What follows belongs to an exercise in optimizing a design on an open flow for small area, a short achievable clock period and few clock cycles; a production flow would make more cautious choices. The RTL was checked by simulation tests, not by an equivalence proof against the original design.

### Cell outlines without signal wires

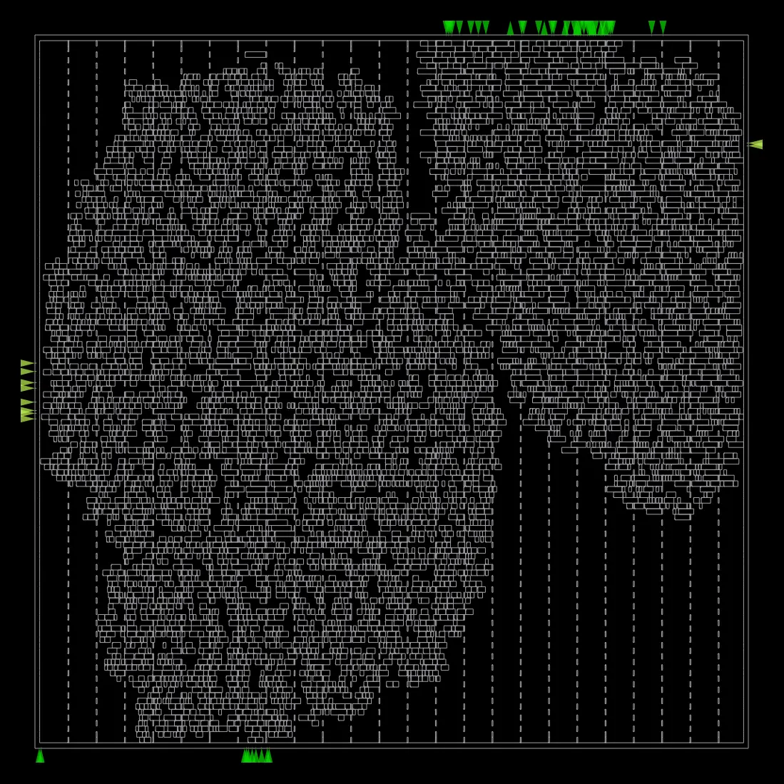
### Sizing map

Drawn at 2 px/µm.
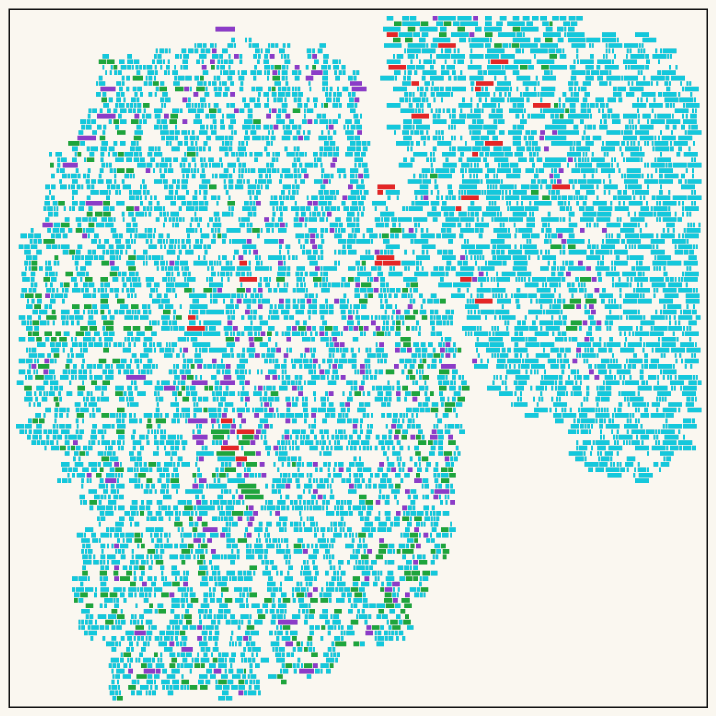
### I/O pins on the die edge

Drawn at 1.5 px/µm. Pins as bars across the die edge, other pins in gray.
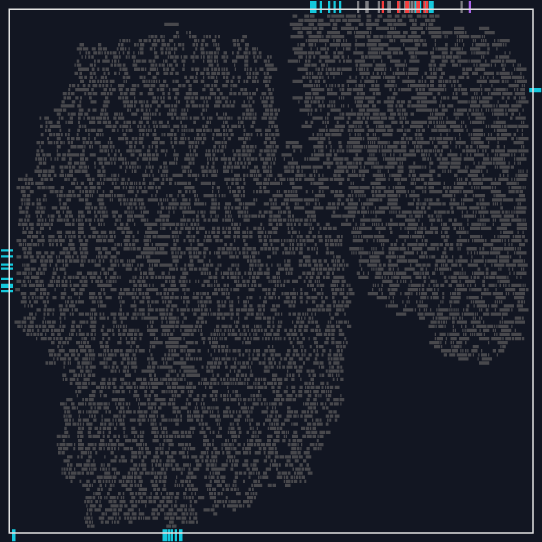
==> design.v <==
module data_control #(
    parameter DATA_WIDTH = 12,
    parameter OUT_WIDTH = 8
)(
    input wire clk,
    input wire rst_n,
    input wire [DATA_WIDTH-1:0] y0,
    input wire done,
    input wire [DATA_WIDTH-1:0] key_out,
    input wire plaintext_valid,
    input wire [OUT_WIDTH-1:0] plaintext_in,  
    output wire [OUT_WIDTH-1:0] plaintext_out,
    output wire [DATA_WIDTH-1:0] data_key_out,
    output reg [1:0] instruction,
    output wire [DATA_WIDTH-1:0] key_in,
    output wire valid
);
    assign key_in = y0;
    assign valid = plaintext_valid && done;
    assign plaintext_out = valid ? plaintext_in : {OUT_WIDTH{1'b0}};
    assign data_key_out = valid ? key_out : {DATA_WIDTH{1'b0}};
    always @(posedge clk) begin
        if (!rst_n) begin
            instruction <= 2'b0;
        end else begin
            instruction <= 2'b01;
            if(valid)begin
                instruction <= 2'b10;
            end
        end
    end
endmodule
module keystream_control #(
    parameter DATA_WIDTH = 12
)(
    input wire clk,
    input wire rst_n,
    input wire done1, 
    input wire done2, 
    input wire done3,  
    input wire [1:0] instruction,
    input wire [DATA_WIDTH-1:0] k,
    input wire [DATA_WIDTH-1:0] key_in,
    input wire [DATA_WIDTH-1:0] logistic_key_out,
    output reg [1:0] order,
    output wire [DATA_WIDTH-1:0] tent50,
    output wire [DATA_WIDTH-1:0] tent,
    output reg flag1,
    output reg [DATA_WIDTH-1:0] key2,
    output reg flag2,
    output reg [DATA_WIDTH-1:0] key_out,    
    output reg done               
);
    localparam tent50_map = 2'b00,
           logistic_map = 2'b01,
           tent_map = 2'b10,
           final_flag = 2'b11;
    reg [1:0] state;
    assign tent50 = key_in;
    assign tent = logistic_key_out;
    always @(posedge clk) begin
        if (!rst_n) begin
            order <= 2'b0;
            flag1 <= 0;
            key2 <= 12'b0;
            flag2 <= 0;
            key_out <= 12'b0;
            done <= 0;
            state <= 2'b0;
        end else begin
            case (state)
                tent50_map: begin
                    if(instruction == 2'b01 && !done)begin  
                        flag1 <= 1;
                    end
                    if(done1 == 1)begin
                        state <= logistic_map;
                    end
                end
                logistic_map: begin
                    key2 <= k;  
                    order <= instruction;
                    if(done2 == 1)begin
                        state <= tent_map;
                    end
                end
                tent_map: begin
                    flag2 <= 1;
                    if(done3 == 1)begin
                        state <= final_flag;
                    end
                end
                final_flag: begin
                    if(done2 == 1)begin
                        key_out <= logistic_key_out;
                        done <= 1;
                        flag1 <= 0;
                        flag2 <= 0;
                        state <= tent50_map;  
                    end
                end
            endcase
        end
    end
endmodule
module logistic_map_core #(
    parameter DATA_WIDTH = 12
)(
    input wire clk,   
    input wire rst_n,                
    input wire start,                 
    input wire [DATA_WIDTH-1:0] key2,  
    input wire [DATA_WIDTH-1:0] key1,  
    input wire [DATA_WIDTH-1:0] mu,    
    input wire [1:0] precision_sel,   
    input wire [1:0] order,           
    output reg [DATA_WIDTH-1:0] keyout,  
    output reg done2                   
);
    reg [DATA_WIDTH-1:0] x_current;    
    reg [7:0] iter_count;   
    reg [1:0] state;                   
    wire [DATA_WIDTH-1:0] one_minus_x;
    wire [DATA_WIDTH*3-1:0] next_x;     
    assign one_minus_x = (1 << DATA_WIDTH) - x_current;  
    assign next_x = mu * x_current * one_minus_x;
    localparam IDLE = 2'b00,
               INIT = 2'b01,
               COMPUTE = 2'b10,
               DONE = 2'b11;
    always @(posedge clk) begin
        if (!rst_n) begin
                state <= IDLE;
                keyout <= 12'b0;
                done2 <= 0;
                x_current <= 12'b0;
                iter_count <= 6'b0;
            end else begin
                case (state)
                    IDLE: begin
                        if (start) begin
                            state <= INIT;
                            done2 <= 0;
                        end
                    end
                    INIT: begin
                        x_current <= key1;  
                        iter_count <= 0;
                        state <= COMPUTE;
                    end
                    COMPUTE: begin
                        if (iter_count < key2) begin
                            x_current <= (next_x[DATA_WIDTH*3-4:DATA_WIDTH*2-4] == 0) ?	
                                            {{DATA_WIDTH-1{1'b0}}, {1'b1}} :
                                            next_x[DATA_WIDTH*3-4:DATA_WIDTH*2-4];  
                            iter_count <= iter_count + 1;
                        end else begin
                            keyout <= next_x[DATA_WIDTH*3-1:DATA_WIDTH*2];
                            state <= DONE;
                        end
                    end
                    DONE: begin
                            state <= IDLE;
                            done2 <= 1;
                    end
                endcase
            end
    end
endmodule
module parameter_extraction #(
    parameter DATA_WIDTH = 8,
    parameter OUT_WIDTH = 12
)(
    input wire clk,
    input wire rst_n,
    input wire [DATA_WIDTH*4+1:0] key,  
    input wire [DATA_WIDTH-1:0] plaintext_in, 
    input wire key_valid_in,
    input wire plaintext_valid_in,
    output reg [1:0] precision_sel,
    output reg plaintext_valid_out,
    output reg [DATA_WIDTH-1:0] plaintext_out,
    output reg [OUT_WIDTH-1:0] mu, alpha, y0, k,
    output reg key_valid_out
);
    reg [OUT_WIDTH-1:0] temp;
    always @(posedge clk or negedge rst_n) begin
        if (!rst_n) begin
            key_valid_out <= 0;
            plaintext_valid_out <= 0;
            plaintext_out <= {DATA_WIDTH{1'b0}};  
            mu <= {OUT_WIDTH{1'b0}};             
            alpha <= {OUT_WIDTH{1'b0}};          
            y0 <= {OUT_WIDTH{1'b0}};             
            k <= {OUT_WIDTH{1'b0}};              
            precision_sel <= 2'b00;
        end else begin
            if (key_valid_in) begin
                mu <= 12'h723 + temp;  
                alpha <= 12'b001100110011 + {{(OUT_WIDTH-DATA_WIDTH){1'b0}}, key[2*DATA_WIDTH-1:DATA_WIDTH]};  
                y0 <= {key[3*DATA_WIDTH-1:2*DATA_WIDTH], {(OUT_WIDTH-DATA_WIDTH){1'b0}}};  
                k <= {{(OUT_WIDTH-DATA_WIDTH){1'b0}}, key[4*DATA_WIDTH-1:3*DATA_WIDTH]};
                precision_sel <= key[4*DATA_WIDTH+1:4*DATA_WIDTH];
                key_valid_out <= 1;
            end else begin
                key_valid_out <= 0;
            end
            if (plaintext_valid_in) begin
                plaintext_out[DATA_WIDTH-1:0] <= plaintext_in[DATA_WIDTH-1:0];
                plaintext_valid_out <= 1;
            end else begin
                plaintext_valid_out <= 0;
            end         
            if (y0 == {OUT_WIDTH{1'b0}}) begin
                y0 <= {{(OUT_WIDTH-1){1'b0}}, 1'b1};  
            end
            if ({{(OUT_WIDTH-DATA_WIDTH){1'b0}}, key[DATA_WIDTH-1:0]} > 12'hdc) begin
                temp <= 12'hdc;
            end else begin
                temp <= {{(OUT_WIDTH-DATA_WIDTH){1'b0}}, key[DATA_WIDTH-1:0]};
            end
            if (alpha == {OUT_WIDTH{1'b0}}) begin
                alpha <= {{(OUT_WIDTH-1){1'b0}}, 1'b1};  
            end   
        end
    end
endmodule
module tent50_map_core #(
    parameter DATA_WIDTH = 12
)(
    input wire clk,
    input wire rst_n,
    input wire flag1,
    input wire [DATA_WIDTH-1:0] tent50,
    input wire [DATA_WIDTH-1:0] alpha,
    input wire [1:0] precision_sel,
    output reg [DATA_WIDTH-1:0] key1,
    output reg done1
);
    reg start;
    reg [DATA_WIDTH-1:0] y_current;
    reg [5:0] iter_count;  
    wire [DATA_WIDTH-1:0] one_minus_y, one_minus_alpha, div1, div2;
    wire [DATA_WIDTH-1:0] y_nxt;
    assign y_nxt = (y_current == alpha) ? {~y_current[DATA_WIDTH-1:DATA_WIDTH-2], y_current[DATA_WIDTH-3:2], ~y_current[1:0]} : y_current;
    assign one_minus_y = ~y_nxt + 1;
    assign one_minus_alpha = ~alpha + 1;
    assign div1 = {y_nxt, {(DATA_WIDTH){1'b0}}} / alpha;
    assign div2 = {one_minus_y, {(DATA_WIDTH){1'b0}}} / one_minus_alpha;
    always @(posedge clk) begin
        if (!rst_n) begin
            start <= 0;
            y_current <= 12'b0;
            key1 <= 12'b0;
            done1 <= 0;
            iter_count <= 6'b0;
        end else begin
            if (!flag1) begin
                key1 <= 0;
                y_current <= 0;
                iter_count <= 0;
                done1 <= 0;
                start <= 0;
            end else if(iter_count == 0 && start == 0)begin
                y_current <= tent50;
                start <= 1;
                done1 <= 0;
            end else if (iter_count < 50) begin
                y_current <= (y_nxt < alpha) ? div1 : div2;
                iter_count <= iter_count + 1;
                done1 <= 0;
            end else begin
                key1 <= y_current;
                done1 <= 1;
            end
        end
    end
endmodule
module tent_map_core #(
    parameter DATA_WIDTH = 12
)(
    input wire clk,
    input wire rst_n,
    input wire flag2,
    input wire [DATA_WIDTH-1:0] tent,
    input wire [DATA_WIDTH-1:0] alpha,
    input wire [1:0] precision_sel,
    output reg [DATA_WIDTH-1:0] key3,
    output reg done3
);
    reg start;
    reg [DATA_WIDTH-1:0] y_current;
    wire [DATA_WIDTH-1:0] one_minus_y, one_minus_alpha, div1, div2;
    assign one_minus_y = ~y_current + 1;
    assign one_minus_alpha = ~alpha + 1;
    assign div1 = {y_current, {(DATA_WIDTH){1'b0}}} / alpha;
    assign div2 = {one_minus_y, {(DATA_WIDTH){1'b0}}} / one_minus_alpha;
    always @(posedge clk) begin
        if (!rst_n) begin
            start <= 0;
            y_current <= 12'b0;
            key3 <= 12'b0;
            done3 <= 0;
        end else begin
            if (!flag2) begin
                key3 <= 0;
                y_current <= 0;
                done3 <= 0;
                start <= 0;
            end else if(start == 0)begin
                y_current <= tent;
                start <= 1;
                done3 <= 0;
            end else begin
                key3 <= (y_current < alpha) ? div1 : div2;
                done3 <= 1;
            end
        end
    end
endmodule
module xor_module #(
    parameter DATA_WIDTH = 12,
    parameter OUT_WIDTH = 8
)(
    input wire clk,
    input wire rst_n,
    input wire [OUT_WIDTH-1:0] plaintext,
    input wire [DATA_WIDTH-1:0] key_out,
    input wire valid,
    output reg [OUT_WIDTH-1:0] ciphertext,
    output reg ciphertext_valid
);
    wire [DATA_WIDTH-1:0] binary_seq;
    always @(posedge clk or negedge rst_n) begin
        if (!rst_n) begin
            ciphertext <= 0;
            ciphertext_valid <= 0;
        end else if (valid) begin
            ciphertext <= plaintext ^ key_out[OUT_WIDTH-1:0];
            ciphertext_valid <= 1'b1;
        end else begin
            ciphertext <= 0;
            ciphertext_valid <= 1'b0;
        end
    end
endmodule
module random_sequence_generator #(
    parameter DATA_WIDTH = 12
)(
    input wire clk,
    input wire rst_n,
    input wire [DATA_WIDTH-1:0] mu, alpha, key_in,k,
    input wire [1:0] instruction,
    input wire [1:0] precision_sel,
    output reg [DATA_WIDTH-1:0] key_out,
    output reg done
);
    wire [1:0] order;
    wire [DATA_WIDTH-1:0] logistic_key_out, keystream_key_out, tent50, tent, key1, key2, key3;  
    wire keystream_done;  
    tent50_map_core tent50_core (
        .clk(clk),
        .rst_n(rst_n),
        .flag1(flag1),  
        .tent50(tent50),
        .alpha(alpha),
        .precision_sel(precision_sel),
        .key1(key1),
        .done1(done1)
    );
    logistic_map_core logistic_core(
        .clk(clk),
        .rst_n(rst_n),
        .start(done1),
        .key2(key2),
        .key1(key1),
        .mu(mu),
        .precision_sel(precision_sel),
        .order(order),
        .keyout(logistic_key_out),
        .done2(done2)
    );
    tent_map_core tent_core(
        .clk(clk),
        .rst_n(rst_n),
        .flag2(flag2),  
        .tent(tent),
        .alpha(alpha),
        .precision_sel(precision_sel),
        .key3(key3),
        .done3(done3)
    );
    keystream_control keystream (
        .clk(clk), .rst_n(rst_n), .done1(done1), .done2(done2), .done3(done3),
        .instruction(instruction), .k(k), .key_in(key_in), .logistic_key_out(logistic_key_out),
        .order(order), .tent50(tent50), .tent(tent), .flag1(flag1), .key2(key2),
        .flag2(flag2), .key_out(keystream_key_out), .done(keystream_done)
    );
    always @(posedge clk) begin
        if (!rst_n) begin
            key_out <= 12'b0;
            done <= 0;
        end else begin
            key_out <= keystream_key_out;
            done <= keystream_done;
        end
    end
endmodule
module hybrid_chaotic_encryption #(
    parameter INPUT_WIDTH = 8,  
    parameter DATA_WIDTH = 12
)(
    input wire clk,
    input wire rst_n,
    input wire [INPUT_WIDTH-1:0] plaintext,
    input wire key_valid_in,
    input wire plaintext_valid_in,
    input wire [INPUT_WIDTH * 4 + 1:0] key,  
    output wire [INPUT_WIDTH-1:0] ciphertext,
    output wire ciphertext_valid
);
    wire [1:0] precision_sel, instruction;
    wire [INPUT_WIDTH-1:0] plaintext_in, plaintext_out;
    wire [DATA_WIDTH-1:0] mu, alpha, y0, k, key_in_out, key_out, data_key_out;
    parameter_extraction #(
        .DATA_WIDTH(INPUT_WIDTH),
        .OUT_WIDTH(DATA_WIDTH)
    ) para_extract 
    (
        .clk(clk), .rst_n(rst_n), .key(key), .plaintext_in(plaintext),
        .key_valid_in(key_valid_in), .plaintext_valid_in(plaintext_valid_in),
        .precision_sel(precision_sel), .plaintext_valid_out(plaintext_valid_out),
        .plaintext_out(plaintext_in), .mu(mu), .alpha(alpha),
        .y0(y0), .k(k), .key_valid_out(key_valid_out)
    );
    data_control #(
        .DATA_WIDTH(DATA_WIDTH)
    )  data_ctrl (
        .clk(clk),
        .rst_n(rst_n),
        .y0(y0),
        .done(done),
        .key_out(key_out),
        .plaintext_valid(plaintext_valid_out),
        .plaintext_in(plaintext_in),
        .plaintext_out(plaintext_out),
        .data_key_out(data_key_out),
        .instruction(instruction),
        .key_in(key_in_out),
        .valid(valid)
    );
    random_sequence_generator #(
        .DATA_WIDTH(DATA_WIDTH)
    )   ran_seq_gen (
        .clk(clk),
        .rst_n(rst_n),
        .mu(mu),
        .alpha(alpha),
        .key_in(key_in_out),
        .k(k),
        .instruction(instruction),
        .precision_sel(precision_sel),
        .key_out(key_out),
        .done(done)
    );
    xor_module #(
        .DATA_WIDTH(DATA_WIDTH)
    )   xor_mod (
        .clk(clk),
        .rst_n(rst_n),
        .plaintext(plaintext_out),
        .key_out(data_key_out),
        .valid(valid),
        .ciphertext(ciphertext),
        .ciphertext_valid(ciphertext_valid)
    );
endmodule
==> run.sh <==
#!/bin/bash
# synth_recipe.tcl (not shown) runs the flow's synth.tcl, then flattens the netlist and writes it again
# the make line also repeats each setting of config.mk as NAME=value (left out here)
make -C /OpenROAD-flow-scripts/flow DESIGN_CONFIG=/design/flow/config.mk WORK_HOME=/design/flow/orfs CLKGATE_MAP_FILE= SYNTH_SCRIPT=/design/flow/synth_recipe.tcl finish
==> config.mk <==
export PLATFORM = sky130hd
export DESIGN_NAME = hybrid_chaotic_encryption
export DESIGN_NICKNAME = hybrid_chaotic_encryption
export VERILOG_FILES = /design/flow/design.v
export SDC_FILE = /design/flow/constraint.sdc
export NUM_CORES = 4
export LEC_CHECK = 0
export CAP_MARGIN = 20
export CORE_MARGIN = 2
export CORE_UTILIZATION = 40
export SLEW_MARGIN = 20
==> constraint.sdc <==
create_clock -name core_clock -period 60.0 [get_ports {clk}]
set_input_delay 12.0000 -clock core_clock [delete_from_list [all_inputs] [get_ports {clk}]]
set_output_delay 12.0000 -clock core_clock [all_outputs]
set_load 0.01 [all_outputs]
==> results.py <==
metrics = {
    "global_routing": {
        "grt_overflow": 0,
        "grtUsageMet2_pct": 38.7,
        "grt_util_met3_pct": 1.94,
        "grt_pass1_wl_mm": 226,
        "track_usage_pct": 22.4,
        "grt_max_degree": 68,
    },
    "placed_design": {
        "gp_congestion": 0.883,
        "place_area_mm2": 0.0507,
    },
    "logic_synthesis": {
        "ys_top_cells_by_area": "ha_1 15%, fa_1 13%, nand2_1 5.9%",
        "ys.flop_type": "dfxtp_1",
        "ys_seq_area_share_pct": 7.67,
        "synth_common_cells": "741 x nand2_1, 558 x ha_1, 518 x nor2_1, 510 x inv_1, 353 x a21oi_1",
        "synth.distinct_cells": 150,
        "yosysWarnings": 17,
        "async_flop_share_pct": 35.6,
        "ys_ff_latch": 163,
        "yosysTopAreaCell": "ha_1",
        "synth.area.mux_share_pct": 4.75,
    },
    "final_layout": {
        "multi_input_area_mm2": 0.0413,
        "antenna_cells": 0,
        "drive_gt1_share_pct": 11.0,
        "seqCellArea_mm2": 0.00364,
        "mostFrequentLayoutCell": "nand2_1",
        "final_core_util_pct": 44.0,
        "final-clk-cell-share_pct": 1.14,
        "multi_input_area_share_pct": 79.8,
        "largest_class": "multi-input gates",
        "nClkBuffers": 17,
        "nNonClkBuffers": 301,
        "syn_to_final_growth_pct": 9.23,
    },
    "clock_tree": {
        "cts_resized": 0,
        "clock-root-buffer": "clkbuf_16",
        "cts_buffer_depth": 2,
        "cts_max_level": 4,
        "cts_hold_buffers": 0,
        "cts_setup_buffers": 0,
    },
    "timing": {
        "fin_setup_tns_ns": 0,
        "report.final.slew_viol_count": 0,
        "tightest_slew_ns": 1.04,
        "fin_crit_ns": 55.69,
        "fmax_ghz": 0.0180,
        "finalSetupViolCount": 0,
    },
    "worst_setup_path": {
        "crit_fanout": 16,
        "timing.critical_path.mode_cell": "a21o_1",
        "startpoint": "ran_seq_gen.tent50_core.y_current[4]",
        "worstSetupEndpointType": "flop",
        "critPathBufInv": 11,
        "cp.depth": 264,
        "r2r_setup_slack_ns": 4.31,
    },
    "hold_path": {
        "min_path_cells": 2,
    },
    "detailed_routing": {
        "routed_wl_mm": 137,
        "vias_per_cell": 5.71,
        "met1_length_mm": 64.0,
        "wl_per_cell_um": 17.5,
        "wl_met2_mm": 65.1,
        "drc": 0,
    },
    "die": {
        "dieArea_mm2": 0.121,
    },
    "run_status": {
        "status": "finished clean",
    },
}
Testbench counts, summed over its fixed seeds: cycles 163,366.
-- 'Cell outlines without signal wires' (at the start) --
number of flip-flops and latches: 163
Core ar.: 0.118 mm²
Tapcells: 1,536

-- 'Sizing map' (at the start) --
Cyan is drive 1 or less, cells 5,619, share 89%. Purple is drive 3 to 4, cells 290, share 4.6%. Red is drive 6 and up, cells 29, share 0.46%. Green is drive 2, cells 378, share 6.0%.
Final Cell Area: 0.0518 mm²
final setup margin: 4.31 ns

-- 'I/O pins on the die edge' (at the start) --
Red is ciphertext, pins 8, direction output, edge north. Purple is rst_n, pins 1, direction input, edge north. Cyan is key, pins 34, direction input, edge 14 north, 10 south, 8 west, 2 east.
All pins by edge: 35 north, 10 south, 8 west, 2 east.
DIE HEIGHT: 348 µm
port bufs: 52
Chip Width: 348 µm

[port drivers added, routing unchanged]
No port has a modelled driver above. Below, the same layout with a new extraction and two added sets of constraints.
Step 1 assumes that a clkbuf_16 drives the clock port and a buf_2 every other input.
Step 2 adds t to the input delays and takes it off the output delays; t is the mean of the earliest and latest rising clock arrival at the registers after step 1. Input paths then give back, and output paths get back, about the clock's delay inside the block.
Slacks: ideal / step 1 / step 2; pairs: ideal / step 1.
t, ns: 0.539
setup slack, ns: 4.311 / 4.311 / 4.311
worst setup path at the end: register to register
After both steps setup and hold are still met in this run. The setup slack of this run moves by 0.000 ns with the drivers and by 0.000 ns with both steps.
